From an optimization exercise on the open Yosys and OpenROAD flow, aimed at small area and a short achievable clock period; shortcuts taken in it are not production practice.
The RTL was checked by simulation tests, not by an equivalence proof against the original design.
The series may have gaps, and a smaller design here may also do less where the tests do not look.

==> flow/design.v, too long to show whole: its modules and the start of the top module <==
// module mul33: 3077 lines
// module regfile: 25 lines
// module mdu: 28 lines
// module alu: 46 lines
// module divx: 389 lines
// module riscv_core: 245 lines
module riscv_core (
    input  clock,
    input  reset,
    output [31:0] bus_address,
    input  [31:0] bus_read_data,
    output [31:0] bus_write_data,
    output [3:0]  bus_byte_enable,
    output        bus_read_enable,
    output        bus_write_enable,
    input  [31:0] inst,
    output [31:0] pc
);
  // ...
==> flow/run.sh <==
#!/bin/bash
# synth_recipe.tcl (not shown) runs the flow's synth.tcl, then flattens the netlist and writes it again
# the make line also repeats each setting of config.mk as NAME=value (left out here)
make -C /OpenROAD-flow-scripts/flow DESIGN_CONFIG=/design/flow/config.mk WORK_HOME=/design/flow/orfs CLKGATE_MAP_FILE= SYNTH_SCRIPT=/design/flow/synth_recipe.tcl finish
==> flow/config.mk <==
export PLATFORM = sky130hd
export DESIGN_NAME = riscv_core
export DESIGN_NICKNAME = riscv_core
export VERILOG_FILES = /design/flow/design.v
export SDC_FILE = /design/flow/constraint.sdc
export NUM_CORES = 4
export LEC_CHECK = 0
export CAP_MARGIN = 20
export CORE_MARGIN = 2
export CORE_UTILIZATION = 45
export PLACE_DENSITY = 0.55
export SLEW_MARGIN = 20
==> flow/constraint.sdc <==
create_clock -name core_clock -period 100.0 [get_ports {clock}]
set_input_delay 20.0000 -clock core_clock [delete_from_list [all_inputs] [get_ports {clock}]]
set_output_delay 20.0000 -clock core_clock [all_outputs]
set_load 0.01 [all_outputs]
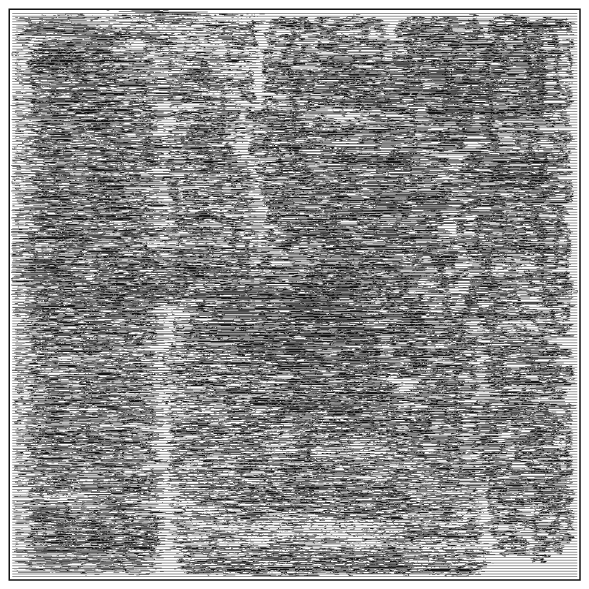
(run_1/met1.png)
(1 px per µm) Supply wires on this layer in gray.
The layer holds 34% of the routed length. 17,084 nets have wire on it. The wires run mostly horizontal. The layer carries 277 mm of wire.

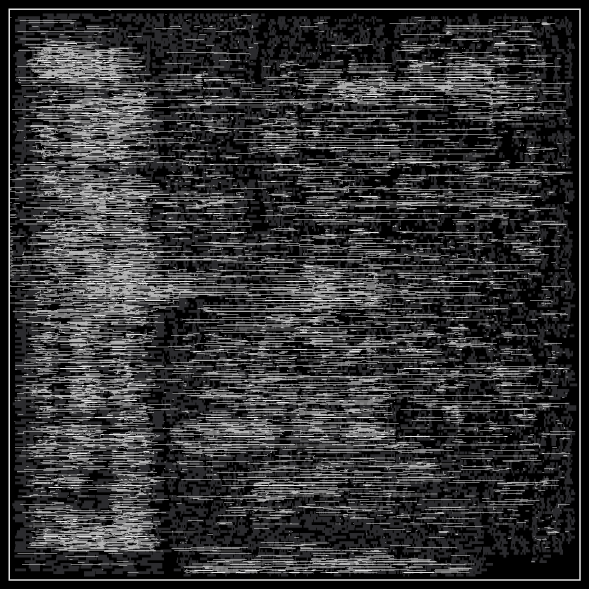
(run_1/met3.png)
(1 px per µm)
2,533 nets have wire on it. The layer holds 13% of the routed length. The wires run mostly horizontal. The longest straight run is 207 µm.

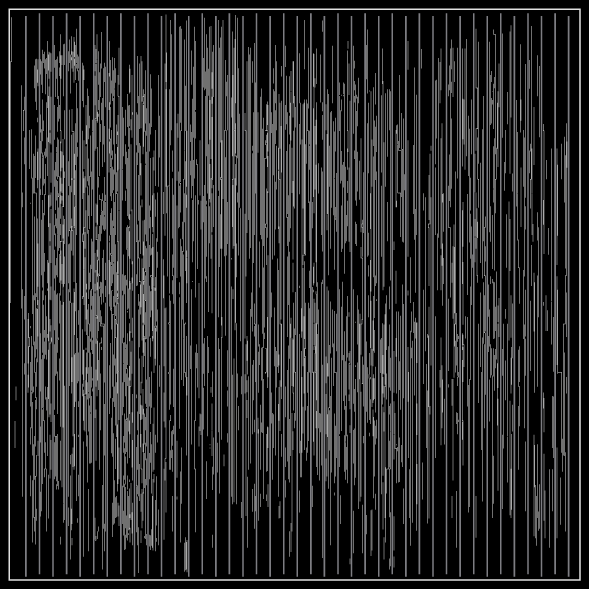
(run_1/met4.png)
(1 px per µm) Supply wires on this layer in gray.
817 nets have wire on it. The layer carries 87.4 mm of wire. The layer holds 11% of the routed length.

==> impl_metrics.yaml, run 1 <==
final_layout:
  regArea_um2: 37100
  comb.multi_input.count: 12572
  multi_input_comb_area_um2: 100000
  inverters: 1201
  n_antenna_cell: 52
  seq_cells: 1320
  buf_share: 0.0362
  final_cell_mix: "nor2_1, inv_1, ha_1"
  multi_input_area_share: 0.637
  drive_gt1_frac: 0.0809
cts:
  post_cts_buffers: 0
  postCtsResizedCells: 0
  ctsHoldBuffers: 0
  path_clk_slew_ns: 0.09
  cts-buffers-inserted: 140
  htree_levels: 4
  cts-root-buf: "clkbuf_16"
  clkLatencyLatePin_ns: 0.85
yosys:
  mappedNetlistNets: 18055
  ys_seq_area_frac: 0.258
  ys_types: 128
  yosys.area.top_type: "edfxtp_1"
  syn-cell-area_um2: 144000
  synthTopCellsByArea: "edfxtp_1, fa_1, ha_1"
  synth_seq_cells: 1320
  synth-edff-count: 1024
  synthMuxAreaShare: 0.0239
  synth-main-ff-cell: "edfxtp_1"
  syn_inst: 15909
detailed_routing:
  top_layer: "met5"
  wl_met3_mm: 101
  drtPass1Iterations: 10
  routed_wl_mm: 808
  drcViolationCount: 0
  routedWlPerCell_um: 39.8
grt:
  track_usage: 0.483
  met1_usage: 0.559
  grt_max_degree: 69
  first_global_vias: 135769
  antenna_found_initial: 76
  overflow: 0
  grt_use_met3: 0.152
setup_path:
  worstSetupStartpointType: "flop"
  cp-end-kind: "flop"
  crit_buf_inv: 11
  slowest_stage: "nor2_1"
  worstPathArrival_ns: 67.25
  reg2reg_slack_ns: 33.40
  path_depth: 191
  reg2regPathDepth: 191
  crit_fanout: 21
  critPathMostFrequentCell: "a21oi_1"
place:
  globalplace.congestion: 1.09
  post-place-ws_ns: 35.94
  port_buffers: 167
floorplanning:
  fp-row-count: 207
  ios: 168
  taps: 4180
  core-area_um2: 318000
  die_w_um: 569
sta:
  final_max_slew_viol_count: 0
  tightest_slew_ns: 1.34
  tns_ns: 0
  min_period_over_period: 0.666
  final-hold-violation-count: 0
  clock.fmax_ghz: 0.0150
  fin_skew_ns: 0.0912
  finalSetupViolations: 0
run:
  drv_cap: 0
outcome:
  outcome: "finished clean"
hold_path:
  hp-class: "reg -> reg"
## Run 2: large edit since run 1, in outline
flow/design.v: 3810 -> 3940 lines; modules unchanged: 5
  divx: edited, 389 -> 519 lines
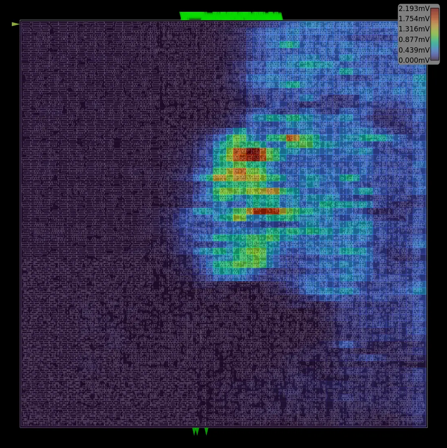
(run_2/final_ir_drop.png)

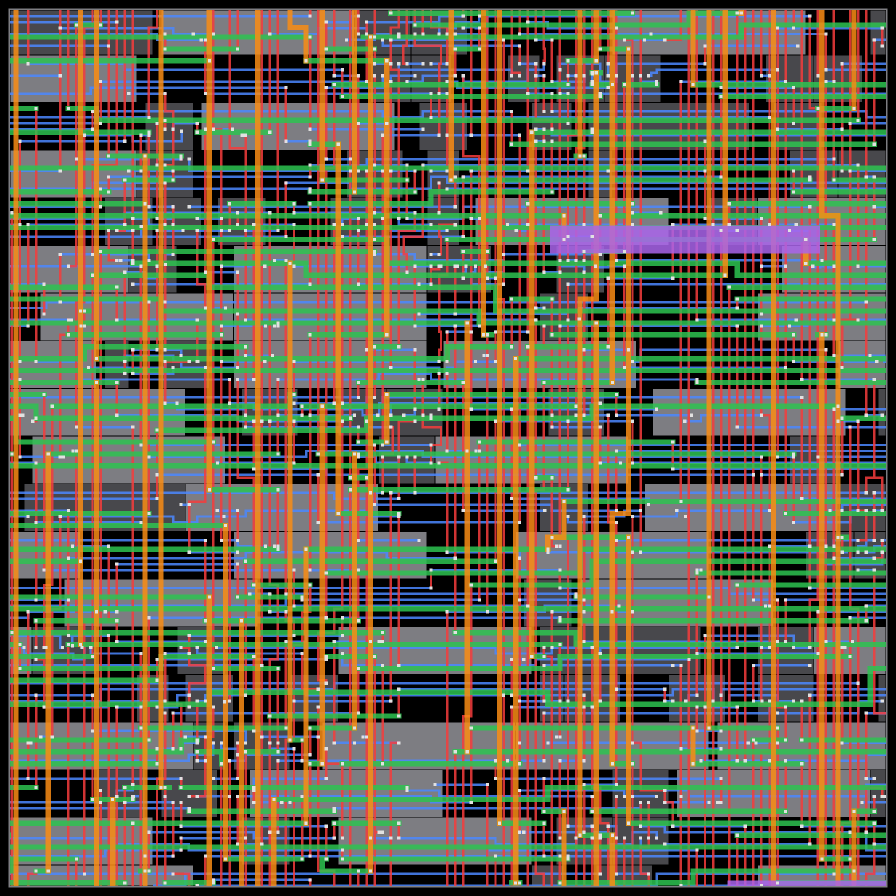
(run_2/zoom.png)
Window x 128 to 178, y 434 to 484 µm. Cells in gray, sequential cells in the stronger gray; small squares are vias.
Red stands for met2. Blue stands for met1. Purple stands for met5. Orange stands for met4. Green stands for met3.
98 logic cells have their middle in the window. Sequential cells in the window: 34. Most frequent: edfxtp_1 (34), a22oi_1 (13).

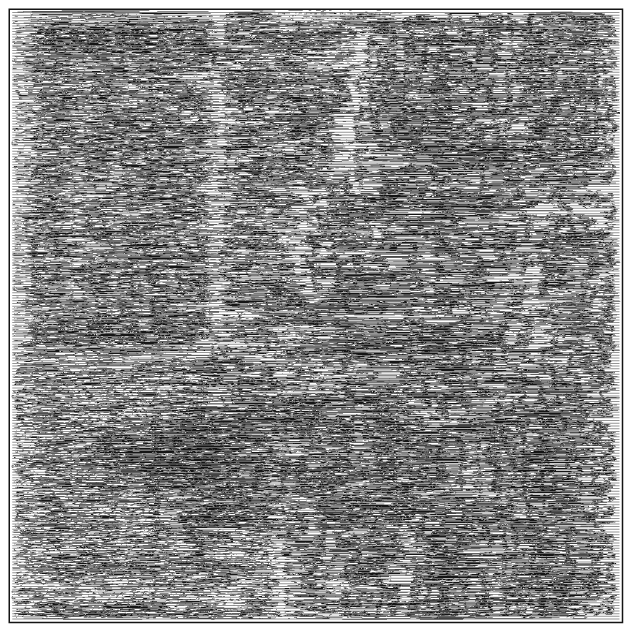
(run_2/met1.png)
(1 px per µm) Supply wires on this layer in gray.
The wires run mostly horizontal. The layer holds 34% of the routed length. 20,521 nets have wire on it.

==> run 2 against run 1 <==
  * The layout now fails its checks (capacitance limit, slew limit)
  * First-iteration DRC count rose by 29%
  * Routed wire length rose by 25%
  * Critical endpoint is now opb_e[15]
  * Via count rose by 23%
  * Register-to-register slack improved by 12 ns
==> impl_metrics.yaml, run 2 <==
final_layout:
  multi_input_area_share: 0.671
  final_common_cell: "nor2_1"
  multi_input_comb_area_um2: 123000
  regArea_um2: 37100
  n_antenna_cell: 194
  final_cell_mix: "nor2_1, ha_1, inv_1"
  comb.multi_input.count: 15361
  seq_cells: 1320
  inverters: 1341
yosys:
  synth-edff-count: 1024
  synthTopCellsByArea: "edfxtp_1, fa_1, ha_1"
  synth_seq_cells: 1320
  mappedNetlistNets: 21507
  yosys.area.top_type: "edfxtp_1"
  syn_inst: 18857
  avgSynthCellArea_um2: 8.82
  synthMuxAreaShare: 0.0172
  synth-main-ff-cell: "edfxtp_1"
outcome:
  check.faults: "capacitance limit, slew limit"
  outcome: "failed layout checks"
place:
  post-place-ws_ns: 48.42
  port_buffers: 167
  globalplace.congestion: 1.13
setup_path:
  worstSetupStartpointType: "flop"
  reg2reg_slack_ns: 45.49
  cp-end-kind: "flop"
  path_depth: 149
  critPathMostFrequentCell: "ha_1"
  worstPathArrival_ns: 55.22
  reg2regPathDepth: 149
detailed_routing:
  top_layer: "met5"
  drtPass1Iterations: 13
  routedWlPerCell_um: 41.9
  drtAntennaViolNets: 0
  wl_met3_mm: 141
  drcViolationCount: 0
  vias: 175736
cts:
  postCtsResizedCells: 0
  path_clk_slew_ns: 0.07
  post_cts_buffers: 0
  htree_levels: 4
  ctsHoldBuffers: 0
  cts-root-buf: "clkbuf_16"
  clkLatencyLatePin_ns: 0.85
  cts-buffers-inserted: 135
run:
  drv_cap: 2
hold_path:
  hp-class: "reg -> reg"
sta:
  fin_ws_ns: 45.49
  tightest_slew_ns: 1.83
  final_max_slew_viol_count: 26
  finalSetupViolations: 0
  clock.fmax_ghz: 0.0183
  fin_skew_ns: 0.0471
  tns_ns: 0
grt:
  grt_max_degree: 69
  overflow: 0
  met1_usage: 0.613
  track_usage: 0.525
  grt_use_met3: 0.208
  first_global_vias: 161990
floorplanning:
  fp-row-count: 223
  core-area_um2: 368000
  die_w_um: 612
  taps: 4837
  ios: 168
==> run 2 -> run 3 <==
--- a/flow/design.v
+++ b/flow/design.v
@@ -3122,8 +3122,10 @@
     wire [31:0] ua = a_neg ? -a : a;
     wire [31:0] ub = b_neg ? -b : b;
-    wire [31:0] uq, ur;
-    divx divider (.a(ua), .d(ub), .q(uq), .r(ur));
-    wire [31:0] q = (a_neg ^ b_neg) ? -uq : uq;
-    wire [31:0] r = a_neg ? -ur : ur;
+    wire [31:0] uq, ur, ur_neg;
+    divx divider (.a(ua), .d(ub), .q(uq), .r(ur), .rn(ur_neg));
+    wire [29:0] uq_hi_neg = -uq[31:2];
+    wire [31:0] uq_neg = {(uq[1:0] == 2'b00) ? uq_hi_neg : ~uq[31:2], 2'(-uq[1:0])};
+    wire [31:0] q = (a_neg ^ b_neg) ? uq_neg : uq;
+    wire [31:0] r = a_neg ? ur_neg : ur;
     wire b_zero = (b == 32'b0);
     assign div_result = b_zero ? (is_rem ? a : 32'd1) : (is_rem ? r : q);
@@ -3175,5 +3177,5 @@
     end
 endmodule
-module divx (input [31:0] a, input [31:0] d, output [31:0] q, output [31:0] r);
+module divx (input [31:0] a, input [31:0] d, output [31:0] q, output [31:0] r, output [31:0] rn);
     logic [31:0] R [0:11];
     assign R[0] = 32'b0;
@@ -3689,4 +3691,12 @@
         | ({32{o11_2}} & s11_2[31:0])
         | ({32{o11_3}} & s11_3[31:0]);
+    wire [31:0] t11_0 = -x11;
+    wire [31:0] t11_1 = k11_1 - x11;
+    wire [31:0] t11_2 = k11_2 - x11;
+    wire [31:0] t11_3 = k11_3 - x11;
+    assign rn = ({32{o11_0}} & t11_0)
+        | ({32{o11_1}} & t11_1)
+        | ({32{o11_2}} & t11_2)
+        | ({32{o11_3}} & t11_3);
     assign R[11] = n11[31:0];
     assign q[0] = o11_1 | o11_3;
@@ -3707,5 +3717,5 @@
 );
     logic [31:0] pc_q;                   
-    logic [31:0] inst_d, pc_d;           
+    logic [31:0] inst_d;                 
     logic        prev_is_load;
     logic [31:0] opa_e, opb_e, sd_e;     
@@ -3720,4 +3730,5 @@
     logic [4:0]  rd_w;
     logic        we_w;
+    wire [31:0] pc_d = pc_q - 32'd4;
     wire [6:0] opcode = inst_d[6:0];
     wire [2:0] f3     = inst_d[14:12];
@@ -3894,6 +3905,4 @@
         if (reset)          inst_d <= 32'h00000013;
         else if (no_stall)  inst_d <= inst;
-    always_ff @(posedge clock)
-        if (no_stall) pc_d <= pc_q;
     always_ff @(posedge clock or posedge reset)
         if (reset) begin
==> flow/flow/run.sh (new file) <==
#!/bin/bash
# Standard layout, with timing repair asked to reach a larger setup slack than the clock needs:
# the clock period and constraints stay the design's; only the repair target changes.
set -euo pipefail
bash standard.sh SETUP_SLACK_MARGIN=64 finish > make_finish.log 2>&1
==> flow/standard.sh (new file) <==
#!/bin/bash
# synth_recipe.tcl (not shown) runs the flow's synth.tcl, then flattens the netlist and writes it again
# the make line also repeats each setting of config.mk as NAME=value (left out here)
make -C /OpenROAD-flow-scripts/flow DESIGN_CONFIG=/design/flow/config.mk WORK_HOME=/design/flow/orfs CLKGATE_MAP_FILE= SYNTH_SCRIPT=/design/flow/synth_recipe.tcl "${@:-finish}"
removed: flow/run.sh
==> run 3 against run 2 <==
  * Still fails the layout checks on capacitance limit, slew limit
  * Maximum frequency is 48% higher
  * Setup slack better by 18 ns
  * Clock skew is 0.0091 ns lower
  * Register-to-register slack better by 18 ns
  * Clock-buffer cell count is 4 higher
  * Critical path type unchanged
==> impl_metrics.yaml, run 3 <==
grt:
  antenna_found_initial: 111
  first_global_vias: 173564
  track_usage: 0.513
  grt_max_degree: 75
  grt_use_met3: 0.213
yosys:
  synth_seq_cells: 1288
  mappedNetlistNets: 22695
  avgSynthCellArea_um2: 8.60
  yosys.area.top_type: "edfxtp_1"
  synthMuxAreaShare: 0.0179
  synth-main-ff-cell: "edfxtp_1"
  ys_types: 121
  syn_inst: 19949
  synth-edff-count: 992
  syn-cell-area_um2: 171000
detailed_routing:
  vias: 188090
  drtAntennaViolNets: 0
  routedWlPerCell_um: 39.7
  drcViolationCount: 0
  routed_wl_mm: 1040
final_layout:
  seq_cells: 1288
  multi_input_comb_area_um2: 140000
  multi_input_area_share: 0.672
  inverters: 1376
  comb.multi_input.count: 16344
  final_common_cell: "nor2_1"
  drive_gt1_frac: 0.182
  n_antenna_cell: 71
cts:
  cts-root-buf: "clkbuf_16"
  cts-buffers-inserted: 130
  clkLatencyLatePin_ns: 0.82
  htree_levels: 4
  path_clk_slew_ns: 0.07
sta:
  min_period_over_period: 0.370
  fin_skew_ns: 0.0380
  tns_ns: 0
  finalSetupViolations: 0
  tightest_slew_ns: 1.53
  clock.fmax_ghz: 0.0271
  fin_ws_ns: 63.04
  final_max_slew_viol_count: 3
setup_path:
  critPathMostFrequentCell: "buf_6"
  crit_fanout: 11
  worstPathArrival_ns: 37.65
  reg2reg_slack_ns: 63.04
  slowest_stage: "or4_4"
  crit_buf_inv: 35
  path_depth: 169
  cp-end-kind: "flop"
run:
  drv_cap: 1
floorplanning:
  fp-row-count: 226
  ios: 168
  die_w_um: 621
place:
  globalplace.congestion: 1.11
  post-place-ws_ns: 45.79
outcome:
  check.faults: "capacitance limit, slew limit"
  outcome: "failed layout checks"
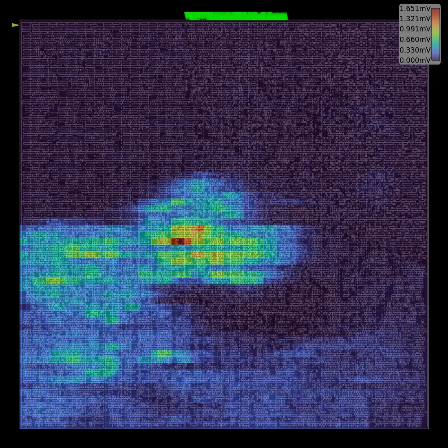
(run_3/final_ir_drop.png)

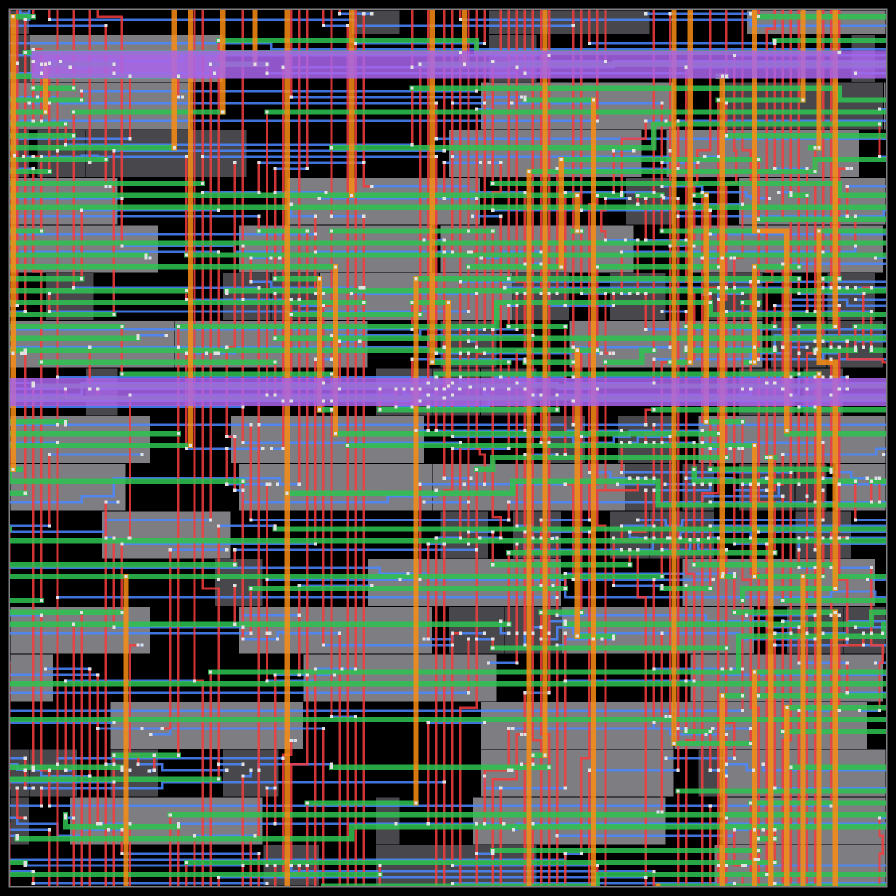
(run_3/zoom.png)
Window x 130 to 180, y 441 to 491 µm. Cells in gray, sequential cells in the stronger gray; small squares are vias.
Green stands for met3. Blue stands for met1. Purple stands for met5. Red stands for met2. Orange stands for met4.
Sequential cells in the window: 40. Most frequent: edfxtp_1 (39), a221oi_1 (9), a22oi_1 (9). 88 logic cells have their middle in the window.

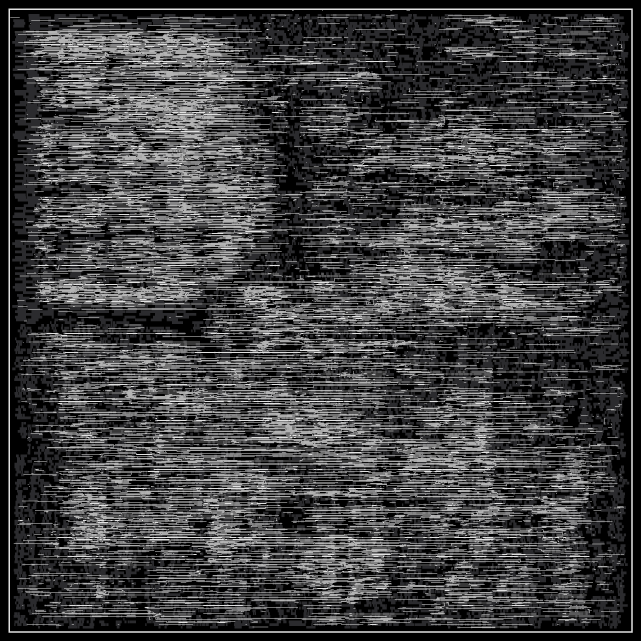
(run_3/met3.png)
(1 px per µm)
The wires run mostly horizontal. The layer holds 16% of the routed length. 3,831 nets have wire on it. The layer carries 163 mm of wire.

## afterwards: timing with drivers on the ports
The results above use ideal ports. As a check the final layouts listed here were re-extracted and re-timed, cells and wires unchanged. Step 1: set_driving_cell puts a clkbuf_16 on clock and a buf_2 on each other input, an assumption about the parent block. Step 2 also shifts input and output timing later by t, the mid clock arrival at the registers, as if the neighbouring blocks saw the same clock. a / b / c = ideal ports / drivers / drivers and shift; a / b = the first two.
| run | t, ns | slack for setup (ns) | pins driven straight from the clock port |
|---|---|---|---|
| run 1 | 0.895 | 33.402 / 33.402 / 33.402 | 1 |
| run 2 | 0.905 | 45.486 / 45.486 / 45.486 | 1 |
| run 3 | 0.899 | 63.044 / 63.044 / 63.044 | 1 |
